What follows belongs to an exercise in optimizing a design on an open flow for small area and a short achievable clock period; a production flow would make more cautious choices. The RTL was checked by simulation tests, not by an equivalence proof against the original design. Not every run is shown, and edits may drop behaviour that the tests do not exercise.

--- flow/design.v: outline only ---
// module fm_mult: 9 lines
// module conv2d: 4770 lines
// module fa3: 4 lines
module conv2d#(
    parameter   CONV_WIDTH      = 'd8 ,
    parameter   CONV_HEIGHT     = 'd8 
)(
    input clk   ,
    input rst_n ,
    input                matrix_vsync ,
    input                matrix_href  ,
    input        [6:0]   matrix_h_cnt       ,
    input        [6:0]   matrix_v_cnt       ,
    input signed [15:0]   conv_bias   ,
    input        [143:0]  fm_data     ,
    input        [143:0]  conv_weight ,
    output reg        [6:0]  conv_h_cnt ,
    output reg        [6:0]  conv_v_cnt ,
    output reg               conv_href  ,
    output reg               conv_vsync ,
    output reg signed [31:0] conv_result
);
  // ...
==> flow/flow/run.sh <==
#!/bin/bash
# The standard layout (standard.sh: standard synthesis, floorplan, place, CTS, route,
# finish), except that the port buffers that buffer_ports inserts are
# sky130_fd_sc_hd__buf_2 instead of the delay buffer it picks by default.
# The full make output goes to standard.log here; ORFS's per-step logs stay in orfs/logs/.
set -uo pipefail
export BUFFER_PORTS_ARGS="-buffer_cell sky130_fd_sc_hd__buf_2"
bash standard.sh > standard.log 2>&1
==> flow/standard.sh <==
#!/bin/bash
# synth_recipe.tcl (not shown) runs the flow's synth.tcl, then flattens the netlist and writes it again
# the make line also repeats each setting of config.mk as NAME=value (left out here)
make -C /OpenROAD-flow-scripts/flow DESIGN_CONFIG=/design/flow/config.mk WORK_HOME=/design/flow/orfs CLKGATE_MAP_FILE= SYNTH_SCRIPT=/design/flow/synth_recipe.tcl "${@:-finish}"
==> flow/config.mk <==
export PLATFORM = sky130hd
export DESIGN_NAME = conv2d
export DESIGN_NICKNAME = conv2d
export VERILOG_FILES = /design/flow/design.v
export SDC_FILE = /design/flow/constraint.sdc
export NUM_CORES = 4
export LEC_CHECK = 0
export CAP_MARGIN = 20
export CORE_MARGIN = 2
export CORE_UTILIZATION = 55
export SETUP_SLACK_MARGIN = 4.6
export SLEW_MARGIN = 20
export SYNTH_HIERARCHICAL = 1
==> flow/constraint.sdc <==
create_clock -name core_clock -period 10.0 [get_ports {clk}]
set_input_delay 2.0000 -clock core_clock [delete_from_list [all_inputs] [get_ports {clk}]]
set_output_delay 2.0000 -clock core_clock [all_outputs]
set_load 0.01 [all_outputs]
Run 1, metal 1:
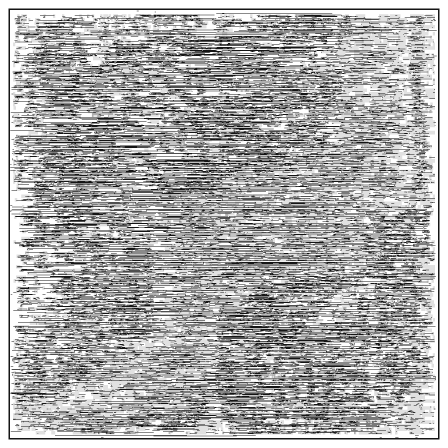
- main direction: horizontal
- longest straight run: 114 um
- share of all routed wire: 36%

Run 1, signal wires on met2:
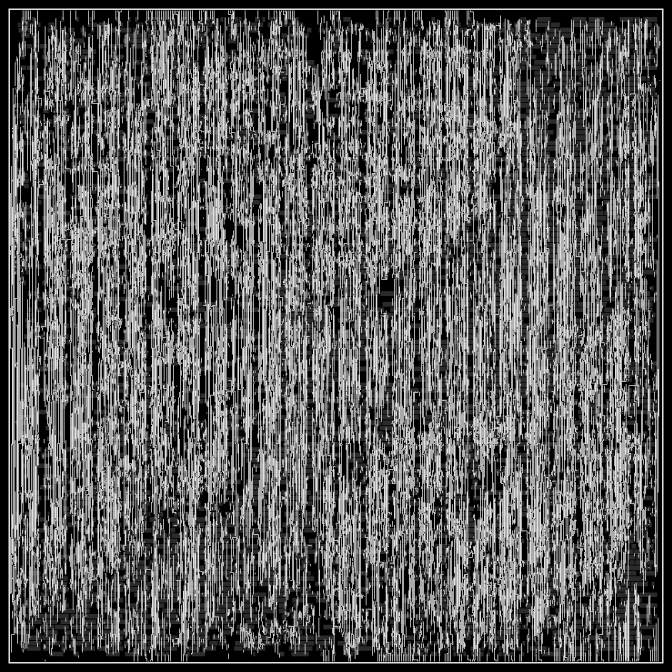
- share of all routed wire: 42%
- wire length on this layer: 110 mm
- nets with wire on the layer: 6579
- longest straight run: 152 um
- main direction: vertical

Run 1, the metal 3 layer:
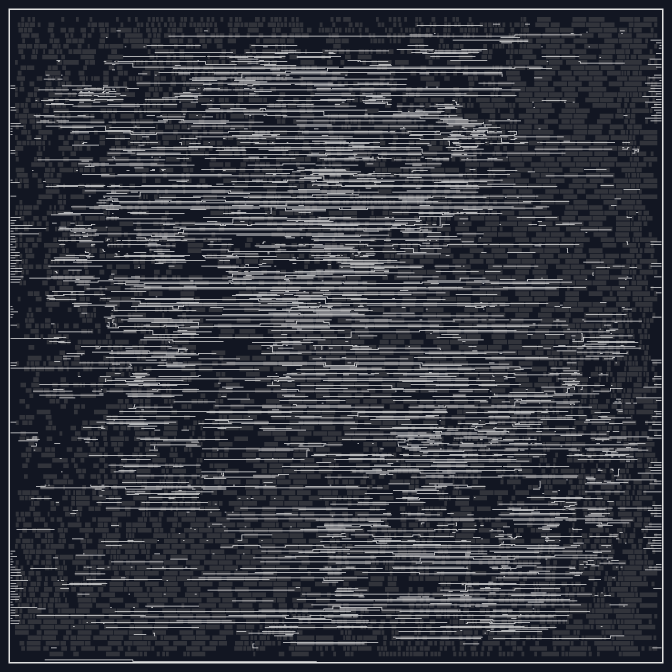
- main direction: horizontal
- longest straight run: 224 um
- share of all routed wire: 13%
- wire length on this layer: 33.4 mm
- nets with wire on the layer: 1331

Run 1, metal 4:
Bar = 100 um.
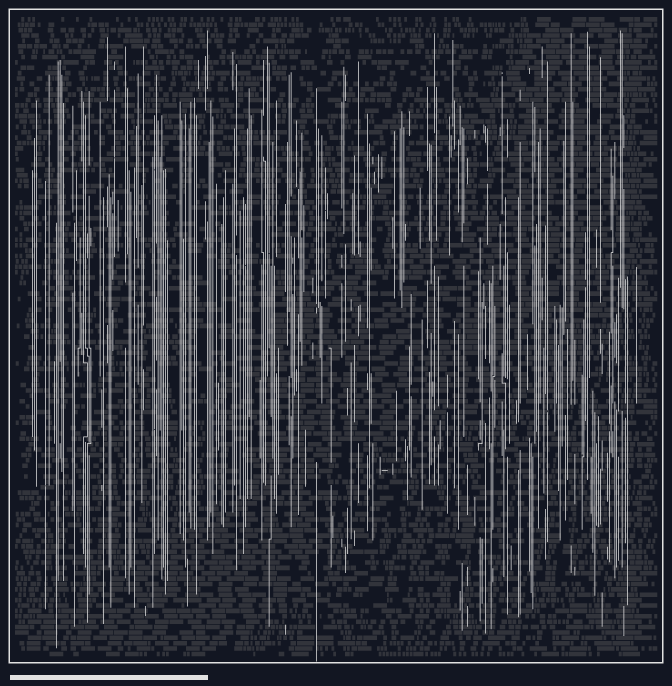
- share of all routed wire: 10%
- nets with wire on the layer: 317
- wire length on this layer: 26.3 mm
- longest straight run: 263 um
DR vias: 47280
Total Wirelength: 263100 um

==> out/results.tsv, run 1 <==
stage	metric	value	unit
routing	drtIter0Drc	6250	
routing	drt_drc_violations_left	0	
placed_design	dp_hpwl	228800	um
placed_design	place.gp.congestion	1.141	
finish	sh_seq_area	0.1223	
routing	wl_met2	109900	um
finish	area_share_nonclk_buffers	0.05638	
finish	fill_cells	8920	
synth	synth-seq-area-share	0.1345	
finish	seqCellArea	7848	um^2
floorplanning	dieHeight	329.8	um
finish	clock_buffers	54	
finish	nFlopsAndLatches	376	
sta	slew_headroom	0.1496	
sta	timing.final.crit_share	0.5401	
routing	drtAntennaViolNets	0	
placed_design	dpl_worst_slack	3145	ps
clock_tree	clockRootBuffer	clkbuf_16	
sta	report.final.slew_viol_count	0	
clock_tree	htreeDepth	2	
synth	synth_compound_area_frac	0.1453	
worst_setup_path	cpMostUsedCell	fa_1	
finish	post-route-util	0.6097	
global_routing	grt_pass1_vias	46530	
worst_setup_path	slowest_stage	fa_1	
synth	ys_ff_latch	376	
routing	wl_per_cell	37.16	um
clock_tree	clkTransAtPathRegs	60	ps
synth	synth_fa_ha_area_frac	0.4534	
clock_tree	postCtsHoldBufs	0	
sta	min_period	5401	ps
clock_tree	cts_sinks	376	
synth	synthArstFlopShare	0.1702	
clock_tree	post-cts-setup-buffers	49	
finish	final_cell_mix	fa_1 (1193), xnor2_1 (1007), o22ai_1 (866)	
synth	yosys.area.top_type	fa_1	
worst_setup_path	critPathTopFamily	adder cells	
synth	yosys.area.top_type_share	0.4260	
sta	setup_slack	4599	ps
synth	synth.area.mux_share	0.001715	
synth	netlist_instances	5518	
finish	mostFrequentLayoutCell	fa_1	
finish	buffers	553	
finish	clock_area_frac	0.02466	
worst_setup_path	cpPeakStageDelay	660	ps
synth	yosys.area_share.simple	0.05919	
synth	ys_types	58	
synth	synth_common_cells	fa_1 (1242), xnor2_1 (1007), o22ai_1 (883)	
synth	synthXorXnorAreaFrac	0.1625	
finish	biggestCellCategory	multi-input combinational cells	
worst_setup_path	r2r_slack	4600	ps
global_routing	met2_usage	0.6937	
worst_setup_path	path_buf_inv	1	
synth	synth_edf_count	0	
run_status	status	timing/DRC/antenna clean	
finish	inv_count	163	
synth	synth_top_family_by_area	adder cells	
finish	nNetsFinal	7343	
finish	syn_to_final_growth	9.968	%
finish	multi_input_gates	4512	
sta	rsz0062_at_grt	yes	
sta	whs	346.4	ps
worst_setup_path	reg2reg_depth	15	
worst_setup_path	worstPathArrival	5930	ps
worst_setup_path	path_max_fanout	8	
synth	synth_warnings	7	
flow_run	drv_cap	0	
global_routing	use_met1	0.6046	
routing	top_layer_used	met5	
finish	largest_reg_flops	32	
global_routing	grt-ovfl-total	0	
sta	skew	45.81	ps
synth	synth_area	58370	um^2
global_routing	grt-busiest-layer	met2	
routing	via_per_inst	6.678	
synth	synth_most_common_cell	fa_1	
floorplanning	start_util	0.5545	
placed_design	dpl_cell_area	61070	um^2
routing	wl_met1	93400	um
clock_tree	cts_tree	built	
sta	totalNegativeSetupSlack	0	ps
clock_tree	insertion_delay	650	ps
clock_tree	cts_resized	67	
floorplanning	io-pin-count	370	
floorplanning	die_width	329.8	um
global_routing	grt_pass1_wl	360000	um
clock_tree	cts_made_buffers	45	
hold_path	min_path_type	register to register	
worst_setup_path	cp.depth	15	
finish	fin_area	64190	um^2
finish	multi_input_area_share	0.7593	
floorplanning	fp.coreArea	105300	um^2
synth	syn_area_per_cell	10.58	um^2
sta	max_freq	0.1851	GHz
worst_setup_path	crit_required	10520	ps
floorplanning	tap_cells	1391	
sta	final_hold_viol_count	0	
floorplanning	die_area	108700	um^2
placed_design	dp_cells	6915	
global_routing	antenna_found_initial	12	
synth	synth.area.top_cells	fa_1 (43%), xnor2_1 (15%), dfxtp_1 (11%), o22ai_1 (9.5%), dfrtp_1 (2.7%)	
finish	multiInputGateArea	48740	um^2
routing	wl_met3	33400	um
finish	drive_gt1_frac	0.1460	
placed_design	port_buffers	369	
global_routing	grt_use_met3	0.1621	
routing	first_pass_iters	9	
global_routing	grt_max_degree	65	
worst_setup_path	worstPathCellList	fa_1, fa_1, fa_1, fa_1, fa_1, ha_1, ha_2, and4_2, nand2_1, nor2_2, a311oi_2, o31ai_2, buf_6, mux2_1, o2111ai_1	
finish	antenna_cells	4	
hold_path	hold_depth	0	
synth	synthFlopType	dfxtp_1	
global_routing	grt.total_usage	0.4862	
worst_setup_path	end_kind	register	
worst_setup_path	crit_type	register to register	
sta	setup_viol	0	
worst_setup_path	critPathLaunchType	register	
finish	layout.cells.non_filler	7079	
floorplanning	std_cell_rows	119	
sta	tightest_slew	1262	ps
clock_tree	cts_buffer_depth	3	
==> run 1 -> run 2 <==
--- a/flow/config.mk
+++ b/flow/config.mk
@@ -11,3 +11,4 @@
 export SETUP_SLACK_MARGIN = 4.6
 export SLEW_MARGIN = 20
 export SYNTH_HIERARCHICAL = 1
+export TNS_END_PERCENT = 0
Run 2, clock nets:
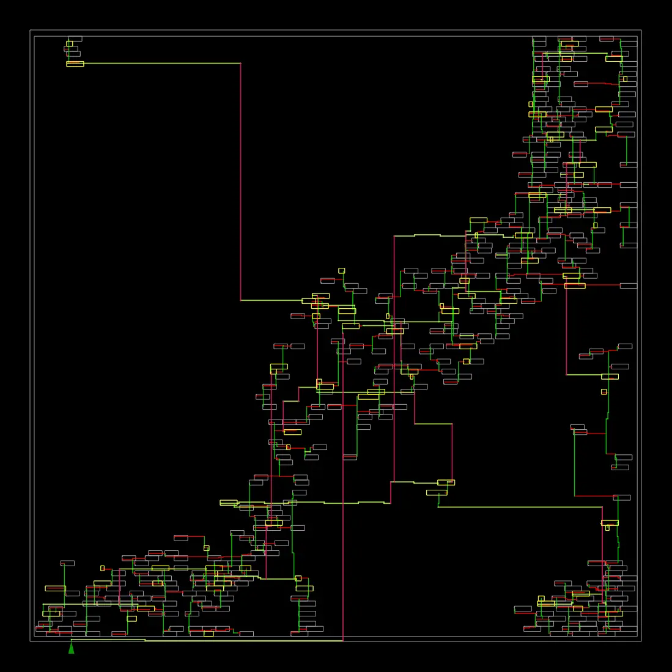
seq_cells: 376
clk_skew: 48.01 ps

Run 2, metal 4:
Bar = 100 um.
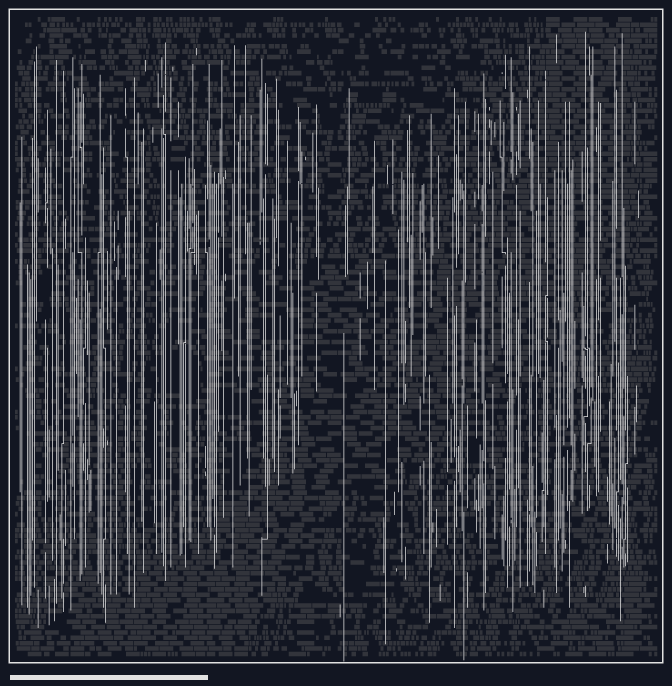
- main direction: vertical
- wire length on this layer: 26.9 mm
- longest straight run: 275 um
Total Wirelength: 273400 um
DR vias: 48160

Run 2, the metal 3 layer:
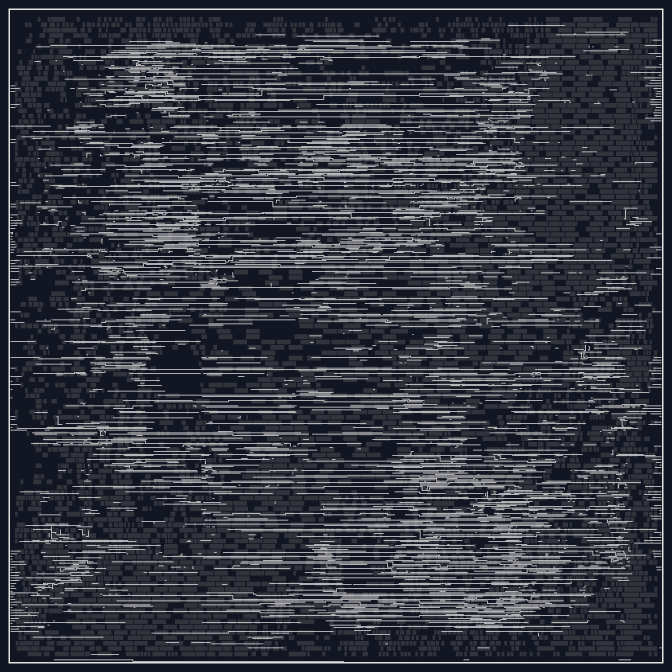
grt met3 use: 0.1615

==> out/results.tsv, run 2 <==
stage	metric	value	unit	change
synth	synth.area.mux_share	0.001715		unchanged
finish	sh_seq_area	0.1225		was 0.1223
placed_design	dp_hpwl	236800	um	was 228800 um
worst_setup_path	crit_type	primary input to register		was register to register
clock_tree	insertion_delay	660	ps	was 650 ps
routing	drtIter0Drc	6820		was 6250
clock_tree	clkTransAtPathRegs	60	ps	about the same
clock_tree	cts_buffer_depth	3		unchanged
clock_tree	cts_made_buffers	45		unchanged
worst_setup_path	cp.depth	11		was 15
sta	totalNegativeSetupSlack	0	ps	unchanged
placed_design	dpl_worst_slack	3057	ps	was 3145 ps
synth	synth_edf_count	0		unchanged
finish	buffers	545		was 553
global_routing	grt_pass1_wl	370100	um	was 360000 um
sta	slew_headroom	0.1874		was 0.1496
finish	mostFrequentLayoutCell	fa_1		unchanged
sta	tightest_slew	1206	ps	was 1262 ps
run_status	status	timing/DRC/antenna clean		unchanged
synth	yosys.area_share.simple	0.05919		unchanged
sta	report.final.slew_viol_count	0		unchanged
routing	wl_per_cell	38.47	um	was 37.16 um
hold_path	hold_depth	0		unchanged
clock_tree	cts_resized	82		was 67
worst_setup_path	cpPeakStageDelay	610	ps	was 660 ps
synth	synthXorXnorAreaFrac	0.1625		unchanged
global_routing	use_met1	0.6407		was 0.6046
synth	netlist_instances	5518		unchanged
floorplanning	die_width	329.8	um	unchanged
synth	synth_fa_ha_area_frac	0.4534		unchanged
synth	synth_area	58370	um^2	unchanged
finish	fill_cells	8665		was 8920
routing	first_pass_iters	8		was 9
sta	setup_viol	0		unchanged
synth	ys_types	58		unchanged
hold_path	min_path_type	register to register		unchanged
global_routing	grt-ovfl-total	0		unchanged
placed_design	port_buffers	369		unchanged
synth	synth_top_family_by_area	adder cells		unchanged
worst_setup_path	crit_required	10530	ps	was 10520 ps
clock_tree	cts_tree	built		unchanged
synth	synth.area.top_cells	fa_1 (43%), xnor2_1 (15%), dfxtp_1 (11%), o22ai_1 (9.5%), dfrtp_1 (2.7%)		unchanged
finish	clock_area_frac	0.02411		was 0.02466
worst_setup_path	r2r_slack	4610	ps	was 4600 ps
finish	multiInputGateArea	48720	um^2	was 48740 um^2
floorplanning	io-pin-count	370		unchanged
sta	whs	347.8	ps	was 346.4 ps
synth	synth_compound_area_frac	0.1453		unchanged
flow_run	drv_cap	0		unchanged
sta	timing.final.crit_share	0.5466		was 0.5401
worst_setup_path	cpMostUsedCell	fa_1		unchanged
worst_setup_path	reg2reg_depth	16		was 15
routing	wl_met2	113200	um	was 109900 um
synth	synthArstFlopShare	0.1702		unchanged
routing	drt_drc_violations_left	0		unchanged
synth	synth-seq-area-share	0.1345		unchanged
finish	nNetsFinal	7336		was 7343
finish	largest_reg_flops	32		unchanged
worst_setup_path	slowest_stage	fa_1		unchanged
synth	synth_most_common_cell	fa_1		unchanged
synth	synthFlopType	dfxtp_1		unchanged
global_routing	grt-busiest-layer	met2		unchanged
sta	min_period	5466	ps	was 5401 ps
finish	seqCellArea	7848	um^2	unchanged
worst_setup_path	worstPathArrival	6000	ps	was 5930 ps
worst_setup_path	worstPathCellList	buf_2, ha_1, nor2b_2, buf_4, xnor2_1, o22ai_1, fa_1, fa_1, fa_1, fa_1, fa_1		was fa_1, fa_1, fa_1, fa_1, fa_1, ha_1, ha_2, and4_2, nand2_1, nor2_2, a311oi_2, o31ai_2, buf_6, mux2_1, o2111ai_1
worst_setup_path	critPathTopFamily	adder cells		unchanged
==> run 2 -> run 3 <==
--- a/flow/config.mk
+++ b/flow/config.mk
@@ -7,8 +7,7 @@
 export LEC_CHECK = 0
 export CAP_MARGIN = 20
 export CORE_MARGIN = 2
-export CORE_UTILIZATION = 55
+export CORE_UTILIZATION = 62
 export SETUP_SLACK_MARGIN = 4.6
 export SLEW_MARGIN = 20
 export SYNTH_HIERARCHICAL = 1
-export TNS_END_PERCENT = 0
Run 3, metal 1:
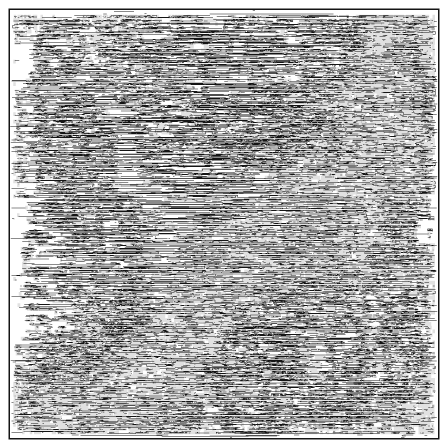
M1 GR Usage: 0.6362
Total Wirelength: 270800 um
DR vias: 49910

Run 3, clock nets:
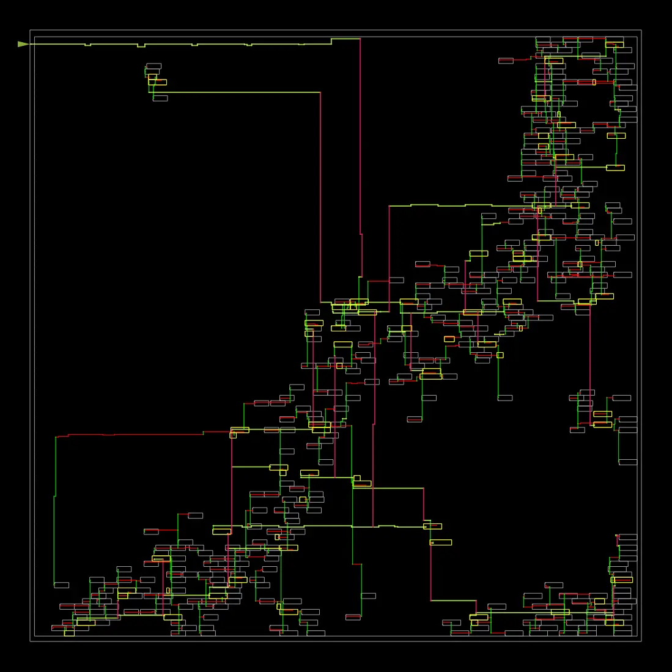
clk sinks: 376
final-layout clock buffer total: 60
cts bufs inserted: 44

Run 3, metal 4:
Bar = 100 um.
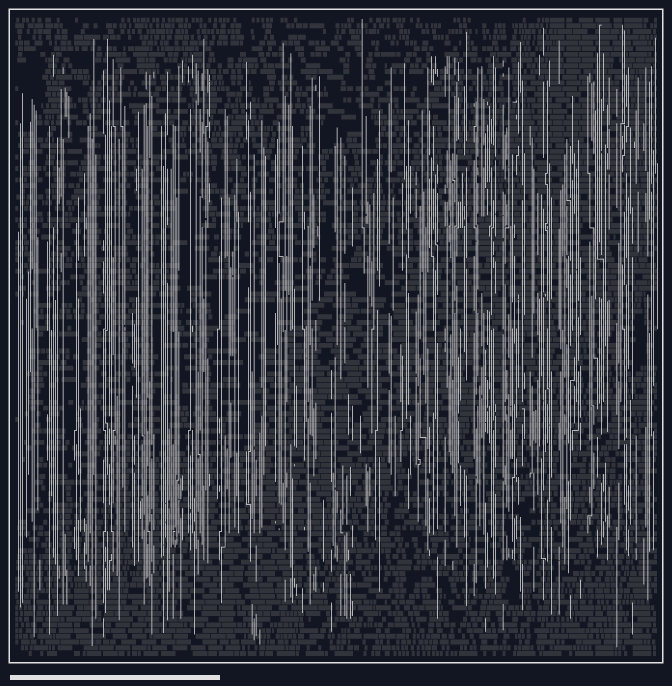
- wire length on this layer: 31.6 mm
- share of all routed wire: 12%
- longest straight run: 254 um

==> out/results.tsv, run 3 <==
stage	metric	value	unit	change
run_status	status	timing/DRC/antenna clean		unchanged
synth	synthFlopType	dfxtp_1		unchanged
finish	clock_area_frac	0.02342		was 0.02411
routing	drt_drc_violations_left	0		unchanged
synth	synth_most_common_cell	fa_1		unchanged
flow_run	drv_cap	0		unchanged
floorplanning	io-pin-count	370		unchanged
hold_path	min_path_type	register to register		unchanged
finish	drive_gt1_frac	0.1516		was 0.1405
clock_tree	clkTransAtPathRegs	60	ps	about the same
finish	buffers	575		was 545
synth	ys_types	58		unchanged
worst_setup_path	path_buf_inv	3		was 2
synth	synth_common_cells	fa_1 (1242), xnor2_1 (1007), o22ai_1 (883)		unchanged
finish	inv_count	164		was 163
synth	synth_warnings	7		unchanged
placed_design	dp_hpwl	225200	um	was 236800 um
sta	tightest_slew	1283	ps	was 1206 ps
routing	first_pass_iters	10		was 8
worst_setup_path	worstPathArrival	5980	ps	was 6000 ps
synth	synth_edf_count	0		unchanged
routing	wl_met1	85450	um	was 97830 um
finish	multi_input_area_share	0.7596		was 0.7607
finish	fin_area	64270	um^2	was 64050 um^2
worst_setup_path	cpPeakStageDelay	620	ps	was 610 ps
sta	final_hold_viol_count	0		unchanged
worst_setup_path	path_max_fanout	36		was 18
worst_setup_path	r2r_slack	4610	ps	about the same
routing	drtAntennaViolNets	0		unchanged
global_routing	grt_pass1_vias	49150		was 47080
floorplanning	start_util	0.6254		was 0.5545
worst_setup_path	critPathLaunchType	primary input		unchanged
global_routing	grt-ovfl-total	0		unchanged
finish	final_cell_mix	fa_1 (1191), xnor2_1 (1007), o22ai_1 (865)		was fa_1 (1218), xnor2_1 (1005), o22ai_1 (868)
synth	synth_fa_ha_area_frac	0.4534		unchanged
finish	seqCellArea	7848	um^2	unchanged
finish	biggestCellCategory	multi-input combinational cells		unchanged
sta	min_period	5473	ps	was 5466 ps
synth	synth_compound_area_frac	0.1453		unchanged
synth	ys_ff_latch	376		unchanged
routing	drtIter0Drc	7671		was 6820
synth	yosys.area_share.simple	0.05919		unchanged
sta	whs	350.1	ps	was 347.8 ps
synth	synth.area.top_cells	fa_1 (43%), xnor2_1 (15%), dfxtp_1 (11%), o22ai_1 (9.5%), dfrtp_1 (2.7%)		unchanged
clock_tree	post-cts-setup-buffers	59		was 40
worst_setup_path	critPathTopFamily	adder cells		unchanged
placed_design	dp_cells	6773		was 6912
placed_design	dpl_cell_area	60860	um^2	was 61000 um^2
synth	synth_area	58370	um^2	unchanged
clock_tree	postCtsHoldBufs	0		unchanged
synth	synthXorXnorAreaFrac	0.1625		unchanged
synth	yosys.area.top_type	fa_1		unchanged
global_routing	grt.total_usage	0.5538		was 0.5040
sta	setup_slack	4527	ps	was 4534 ps
floorplanning	die_width	310.8	um	was 329.8 um
synth	synth-seq-area-share	0.1345		unchanged
sta	timing.final.crit_share	0.5473		was 0.5466
worst_setup_path	reg2reg_depth	14		was 16
worst_setup_path	cpMostUsedCell	fa_1		unchanged
worst_setup_path	slowest_stage	fa_1		unchanged
finish	area_share_nonclk_buffers	0.05916		was 0.05390
sta	skew	29.98	ps	was 48.01 ps
sta	setup_viol	0		unchanged
synth	syn_area_per_cell	10.58	um^2	unchanged
sta	slew_headroom	0.1447		was 0.1874
finish	mostFrequentLayoutCell	fa_1		unchanged
routing	wl_met2	111000	um	was 113200 um
clock_tree	cts_resized	81		was 82
routing	wl_met3	42580	um	was 35220 um
clock_tree	htreeDepth	2		unchanged
worst_setup_path	crit_required	10500	ps	was 10530 ps
finish	fill_cells	6821		was 8665
finish	sh_seq_area	0.1221		was 0.1225
global_routing	grt_max_degree	65		unchanged
sta	rsz0062_at_grt	yes		unchanged
worst_setup_path	worstPathCellList	buf_4, nor2_1, a21oi_2, buf_4, inv_1, o21ai_0, fa_1, fa_1, fa_1, fa_1, fa_1		was buf_2, ha_1, nor2b_2, buf_4, xnor2_1, o22ai_1, fa_1, fa_1, fa_1, fa_1, fa_1
placed_design	place.gp.congestion	1.193		was 1.118
global_routing	grt_pass1_wl	370500	um	was 370100 um
floorplanning	fp.coreArea	93330	um^2	was 105300 um^2
global_routing	met2_usage	0.7854		was 0.7209
clock_tree	cts_tree	built		unchanged
routing	top_layer_used	met5		unchanged
sta	report.final.slew_viol_count	0		unchanged
worst_setup_path	crit_type	primary input to register		unchanged
floorplanning	tap_cells	1254		was 1391
sta	max_freq	0.1827	GHz	was 0.1830 GHz
finish	nFlopsAndLatches	376		unchanged
sta	totalNegativeSetupSlack	0	ps	unchanged
finish	largest_reg_flops	32		unchanged
floorplanning	dieHeight	310.8	um	was 329.8 um
routing	via_per_inst	7.148		was 6.776
clock_tree	cts_buffer_depth	3		unchanged
finish	nNetsFinal	7365		was 7336
finish	multiInputGateArea	48820	um^2	was 48720 um^2
finish	multi_input_gates	4512		was 4513
hold_path	hold_depth	0		unchanged
placed_design	port_buffers	369		unchanged
clock_tree	insertion_delay	650	ps	was 660 ps
floorplanning	std_cell_rows	112		was 119
finish	antenna_cells	23		was 38
finish	layout.cells.non_filler	6982		was 7107
synth	yosys.area.top_type_share	0.4260		unchanged
==> run 3 -> run 4 <==
--- a/flow/config.mk
+++ b/flow/config.mk
@@ -7,7 +7,8 @@
 export LEC_CHECK = 0
 export CAP_MARGIN = 20
 export CORE_MARGIN = 2
-export CORE_UTILIZATION = 62
+export CORE_UTILIZATION = 55
+export CTS_BUF_LIST = sky130_fd_sc_hd__clkbuf_4 sky130_fd_sc_hd__clkbuf_8
 export SETUP_SLACK_MARGIN = 4.6
 export SLEW_MARGIN = 20
 export SYNTH_HIERARCHICAL = 1
Run 4, the metal 3 layer:
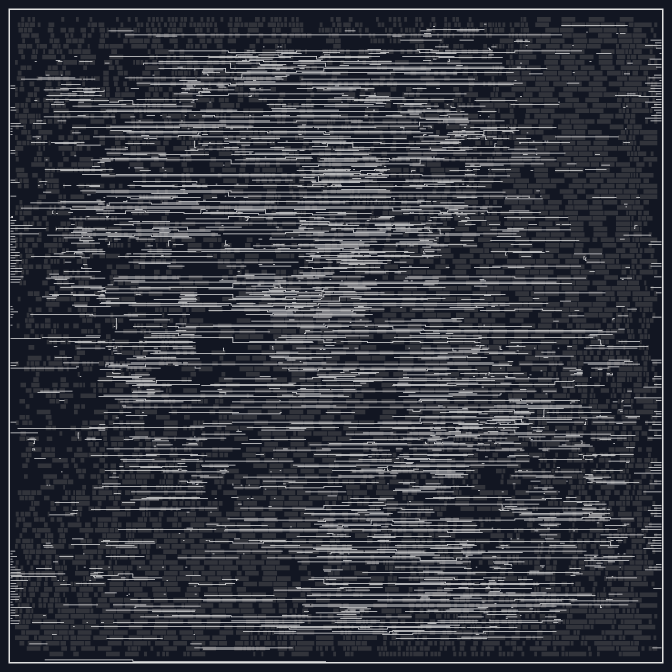
- longest straight run: 221 um
- main direction: horizontal

Run 4, metal 1:
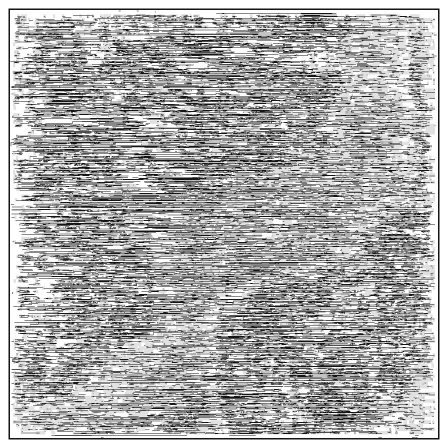
DR vias: 47240
Total Wirelength: 261400 um
M1 GR Usage: 0.6080

Run 4, metal 4:
Bar = 100 um.
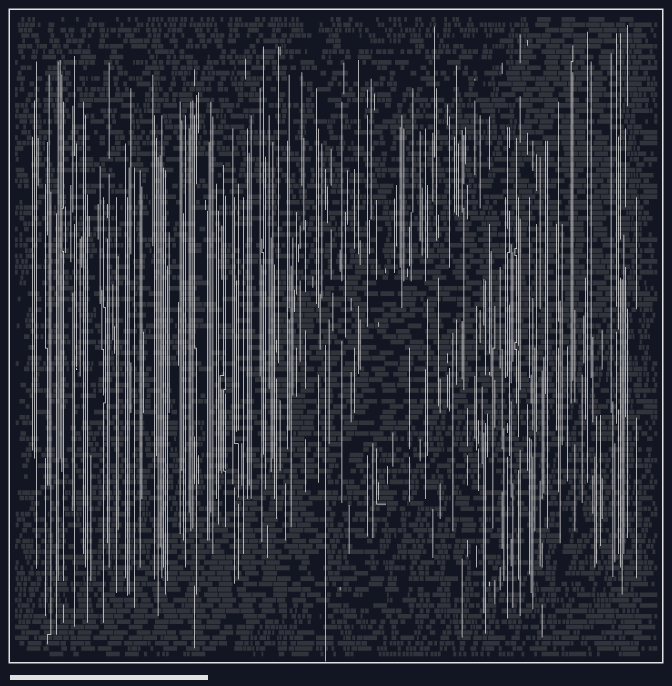
- main direction: vertical
- share of all routed wire: 10%
- wire length on this layer: 26.0 mm
- longest straight run: 263 um
- nets with wire on the layer: 299

==> out/results.tsv, run 4 <==
stage	metric	value	unit	change
synth	synth_fa_ha_area_frac	0.4534		unchanged
placed_design	dpl_cell_area	61070	um^2	was 60860 um^2
finish	inv_count	163		was 164
global_routing	grt_pass1_wl	358000	um	was 370500 um
placed_design	dpl_worst_slack	3145	ps	was 3037 ps
finish	seqCellArea	7848	um^2	unchanged
finish	largest_reg_flops	32		unchanged
worst_setup_path	path_max_fanout	8		was 36
synth	synth.area.top_cells	fa_1 (43%), xnor2_1 (15%), dfxtp_1 (11%), o22ai_1 (9.5%), dfrtp_1 (2.7%)		unchanged
synth	syn_area_per_cell	10.58	um^2	unchanged
worst_setup_path	slowest_stage	fa_2		was fa_1
finish	buffers	543		was 575
finish	sh_seq_area	0.1229		was 0.1221
placed_design	place.gp.congestion	1.141		was 1.193
sta	setup_slack	4503	ps	was 4527 ps
synth	synth_common_cells	fa_1 (1242), xnor2_1 (1007), o22ai_1 (883)		unchanged
worst_setup_path	cp.depth	15		was 11
floorplanning	io-pin-count	370		unchanged
worst_setup_path	path_buf_inv	1		was 3
clock_tree	insertion_delay	740	ps	was 650 ps
synth	synth_top_family_by_area	adder cells		unchanged
worst_setup_path	end_kind	register		unchanged
sta	totalNegativeSetupSlack	0	ps	unchanged
finish	biggestCellCategory	multi-input combinational cells		unchanged
routing	drt_drc_violations_left	0		unchanged
floorplanning	die_width	329.8	um	was 310.8 um
synth	synth_compound_area_frac	0.1453		unchanged
clock_tree	cts_made_buffers	69		was 44
global_routing	grt-busiest-layer	met2		unchanged
sta	setup_viol	0		unchanged
routing	drtIter0Drc	6259		was 7671
finish	mostFrequentLayoutCell	fa_1		unchanged
clock_tree	clockRootBuffer	clkbuf_8		was clkbuf_16
clock_tree	clkTransAtPathRegs	80	ps	was 60 ps
floorplanning	tap_cells	1391		was 1254
clock_tree	cts_resized	58		was 81
worst_setup_path	worstPathCellList	fa_1, fa_1, fa_1, fa_1, fa_2, ha_1, ha_2, and4_2, nand2_1, nor2_2, a311oi_4, o31ai_2, buf_4, mux2_1, o2111ai_1		was buf_4, nor2_1, a21oi_2, buf_4, inv_1, o21ai_0, fa_1, fa_1, fa_1, fa_1, fa_1
worst_setup_path	reg2reg_depth	15		was 14
floorplanning	start_util	0.5545		was 0.6254
synth	synthArstFlopShare	0.1702		unchanged
clock_tree	cts_sinks	376		unchanged
sta	whs	340.3	ps	was 350.1 ps
routing	drtAntennaViolNets	0		unchanged
run_status	status	timing/DRC/antenna clean		unchanged
synth	synthFlopType	dfxtp_1		unchanged
synth	netlist_instances	5518		unchanged
routing	top_layer_used	met5		unchanged
finish	area_share_nonclk_buffers	0.05411		was 0.05916
floorplanning	fp.coreArea	105300	um^2	was 93330 um^2
clock_tree	postCtsHoldBufs	0		unchanged
finish	multi_input_gates	4512		unchanged
clock_tree	htreeDepth	3		was 2
global_routing	grt_pass1_vias	46380		was 49150
synth	ys_types	58		unchanged
global_routing	grt_max_degree	65		unchanged
synth	yosys.area.top_type	fa_1		unchanged
worst_setup_path	r2r_slack	4500	ps	was 4610 ps
routing	first_pass_iters	6		was 10
finish	nFlopsAndLatches	376		unchanged
sta	min_period	5497	ps	was 5473 ps
worst_setup_path	cpPeakStageDelay	640	ps	was 620 ps
finish	clock_buffers	100		was 60
placed_design	dp_cells	6915		was 6773
## Run 5: large edit since run 4, in outline
flow/design.v: 4785 -> 4797 lines; modules unchanged: 2
  conv2d: edited, 4770 -> 4782 lines
--- a/flow/config.mk
+++ b/flow/config.mk
@@ -9,5 +9,4 @@
 export CORE_MARGIN = 2
 export CORE_UTILIZATION = 55
-export CTS_BUF_LIST = sky130_fd_sc_hd__clkbuf_4 sky130_fd_sc_hd__clkbuf_8
 export SETUP_SLACK_MARGIN = 4.6
 export SLEW_MARGIN = 20
Run 5, metal 4:
Bar = 100 um.
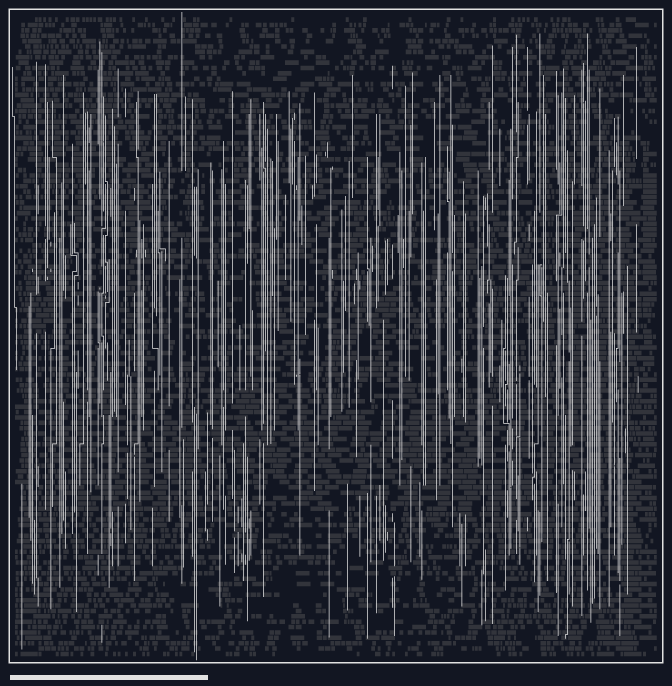
- share of all routed wire: 10%
- main direction: vertical
- wire length on this layer: 25.9 mm

Run 5, metal 1:
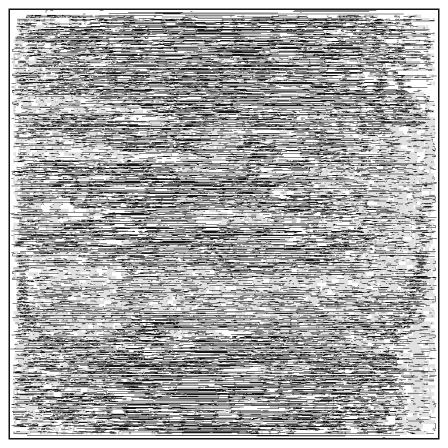
M1 GR Usage: 0.6218
DR vias: 47620

Run 5, the metal 3 layer:
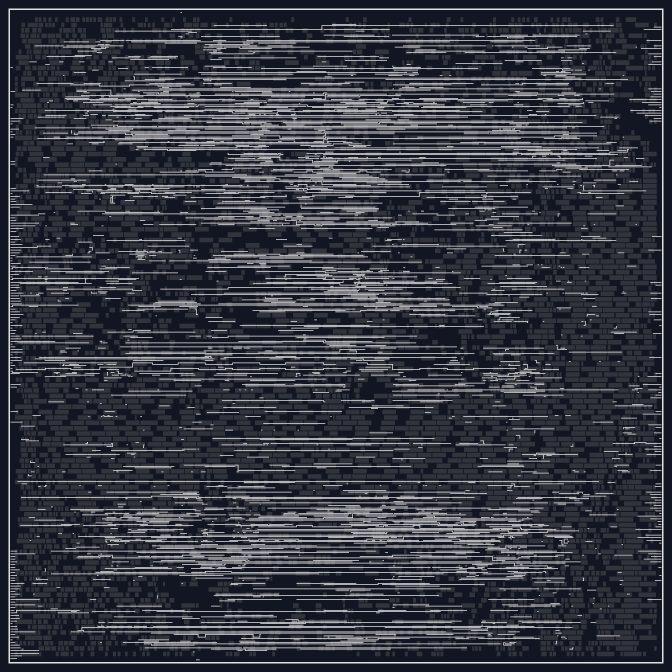
- wire length on this layer: 34.9 mm
- nets with wire on the layer: 1389
- share of all routed wire: 13%
Total Wirelength: 260200 um
grt met3 use: 0.1764

==> out/results.tsv, run 5 <==
stage	metric	value	unit	change
routing	drt_drc_violations_left	0		unchanged
worst_setup_path	critPathTopFamily	adder cells		unchanged
synth	synth-seq-area-share	0.1343		was 0.1345
synth	synth.area.mux_share	0.004026		was 0.001715
worst_setup_path	crit_type	primary input to register		was register to register
placed_design	dpl_cell_area	61310	um^2	was 61070 um^2
sta	rsz0062_at_grt	yes		unchanged
floorplanning	start_util	0.5550		was 0.5545
finish	buffers	530		was 543
sta	setup_slack	4491	ps	was 4503 ps
flow_run	drv_cap	0		unchanged
sta	totalNegativeSetupSlack	0	ps	unchanged
worst_setup_path	reg2reg_depth	14		was 15
global_routing	grt_pass1_vias	47270		was 46380
finish	seqCellArea	7866	um^2	was 7848 um^2
floorplanning	die_width	329.9	um	was 329.8 um
finish	inv_count	160		was 163
clock_tree	cts_sinks	376		unchanged
clock_tree	htreeDepth	2		was 3
worst_setup_path	r2r_slack	4660	ps	was 4500 ps
floorplanning	fp.coreArea	105300	um^2	unchanged
global_routing	antenna_found_initial	12		was 16
placed_design	port_buffers	369		unchanged
placed_design	dp_cells	6903		was 6915
sta	skew	36.37	ps	was 77.29 ps
synth	ys_types	61		was 58
global_routing	grt-busiest-layer	met2		unchanged
sta	timing.final.crit_share	0.5509		was 0.5497
sta	min_period	5509	ps	was 5497 ps
clock_tree	cts_resized	80		was 58
clock_tree	postCtsHoldBufs	0		unchanged
sta	slew_headroom	0.2385		was 0.1326
floorplanning	std_cell_rows	119		unchanged
run_status	status	timing/DRC/antenna clean		unchanged
worst_setup_path	cpPeakStageDelay	880	ps	was 640 ps
finish	nNetsFinal	7307		was 7357
floorplanning	io-pin-count	370		unchanged
clock_tree	clockRootBuffer	clkbuf_16		was clkbuf_8
synth	synthArstFlopShare	0.1702		unchanged
worst_setup_path	slowest_stage	o21ai_0		was fa_2
synth	synth_fa_ha_area_frac	0.4543		was 0.4534
clock_tree	post-cts-setup-buffers	23		was 33
synth	ys_ff_latch	376		unchanged
finish	mostFrequentLayoutCell	fa_1		unchanged
synth	yosys.area.top_type	fa_1		unchanged
finish	multi_input_gates	4492		was 4512
global_routing	grt-ovfl-total	0		unchanged
clock_tree	cts_tree	built		unchanged
floorplanning	tap_cells	1391		unchanged
worst_setup_path	worstPathArrival	6040	ps	was 6090 ps
synth	yosys.area_share.simple	0.05609		was 0.05919
finish	largest_reg_flops	32		unchanged
global_routing	grt_max_degree	65		unchanged
synth	synth_compound_area_frac	0.1463		was 0.1453
synth	synth_top_family_by_area	adder cells		unchanged
finish	sh_seq_area	0.1224		was 0.1229
routing	wl_met1	96470	um	was 92610 um
finish	area_share_nonclk_buffers	0.05029		was 0.05411
synth	synthXorXnorAreaFrac	0.1621		was 0.1625
finish	fill_cells	8900		was 8964
worst_setup_path	end_kind	register		unchanged
placed_design	dpl_worst_slack	2922	ps	was 3145 ps
floorplanning	dieHeight	329.9	um	was 329.8 um
routing	first_pass_iters	9		was 6
finish	drive_gt1_frac	0.1502		was 0.1463
finish	layout.cells.non_filler	7046		was 7122
finish	antenna_cells	8		was 11
routing	wl_per_cell	36.93	um	was 36.70 um
clock_tree	cts_buffer_depth	3		unchanged
global_routing	grt.total_usage	0.4784		was 0.4838
routing	drtIter0Drc	6455		was 6259
finish	fin_area	64280	um^2	was 63850 um^2
floorplanning	die_area	108800	um^2	was 108700 um^2
finish	post-route-util	0.6107		was 0.6065
worst_setup_path	path_max_fanout	16		was 8
sta	max_freq	0.1815	GHz	was 0.1819 GHz
placed_design	dp_hpwl	226100	um	was 228800 um
sta	final_hold_viol_count	0		unchanged
synth	syn_area_per_cell	10.63	um^2	was 10.58 um^2
finish	nFlopsAndLatches	376		unchanged

==> layout pictures side by side <==
Signal wires on met2.
(a)
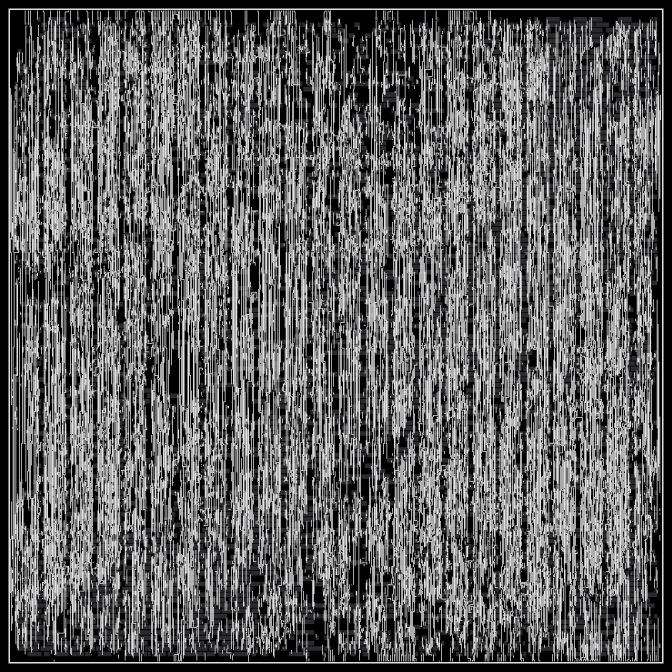
(b)
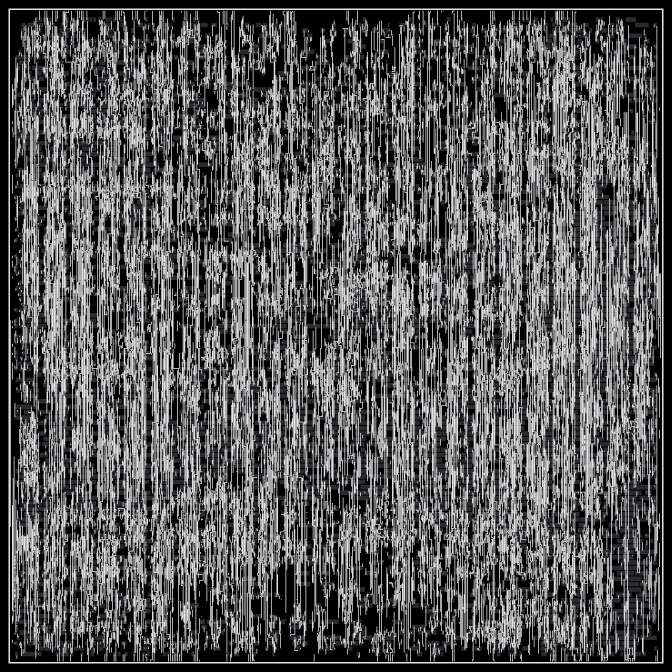
(a) comes from run 2.
(b) comes from run 5.

Key to (a):
- main direction: vertical
- wire length on this layer: 113 mm
- nets with wire on the layer: 6565

==> static timing again, ports no longer ideal <==
No port has a modelled driver above. Below, the same layouts with a new extraction and two added sets of constraints. Step 1: set_driving_cell puts a clkbuf_16 on clk and a buf_2 on each other input, an assumption about the parent block. Step 2 times the ports against the registers' clock, not the clock port: input delays grow and output delays shrink by t, the midpoint of the rising clock arrivals with the driver on. a / b / c = ideal ports / drivers / drivers and shift; a / b = the first two.
run | shift t [ns] | slack for setup (ns) | worst setup path at the end
run 1 | 0.690 | 4.599 / 4.599 / 3.967 | input to register
run 2 | 0.715 | 4.534 / 4.569 / 3.854 | input to register
run 3 | 0.711 | 4.527 / 4.583 / 3.872 | input to register
run 4 | 0.772 | 4.503 / 4.503 / 3.882 | input to register
run 5 | 0.744 | 4.491 / 4.518 / 3.773 | input to register
After both steps setup and hold are still met in every run listed. For run 5, which loses most, drivers alone change the setup slack by +0.027 ns; drivers and shift together by -0.718 ns.
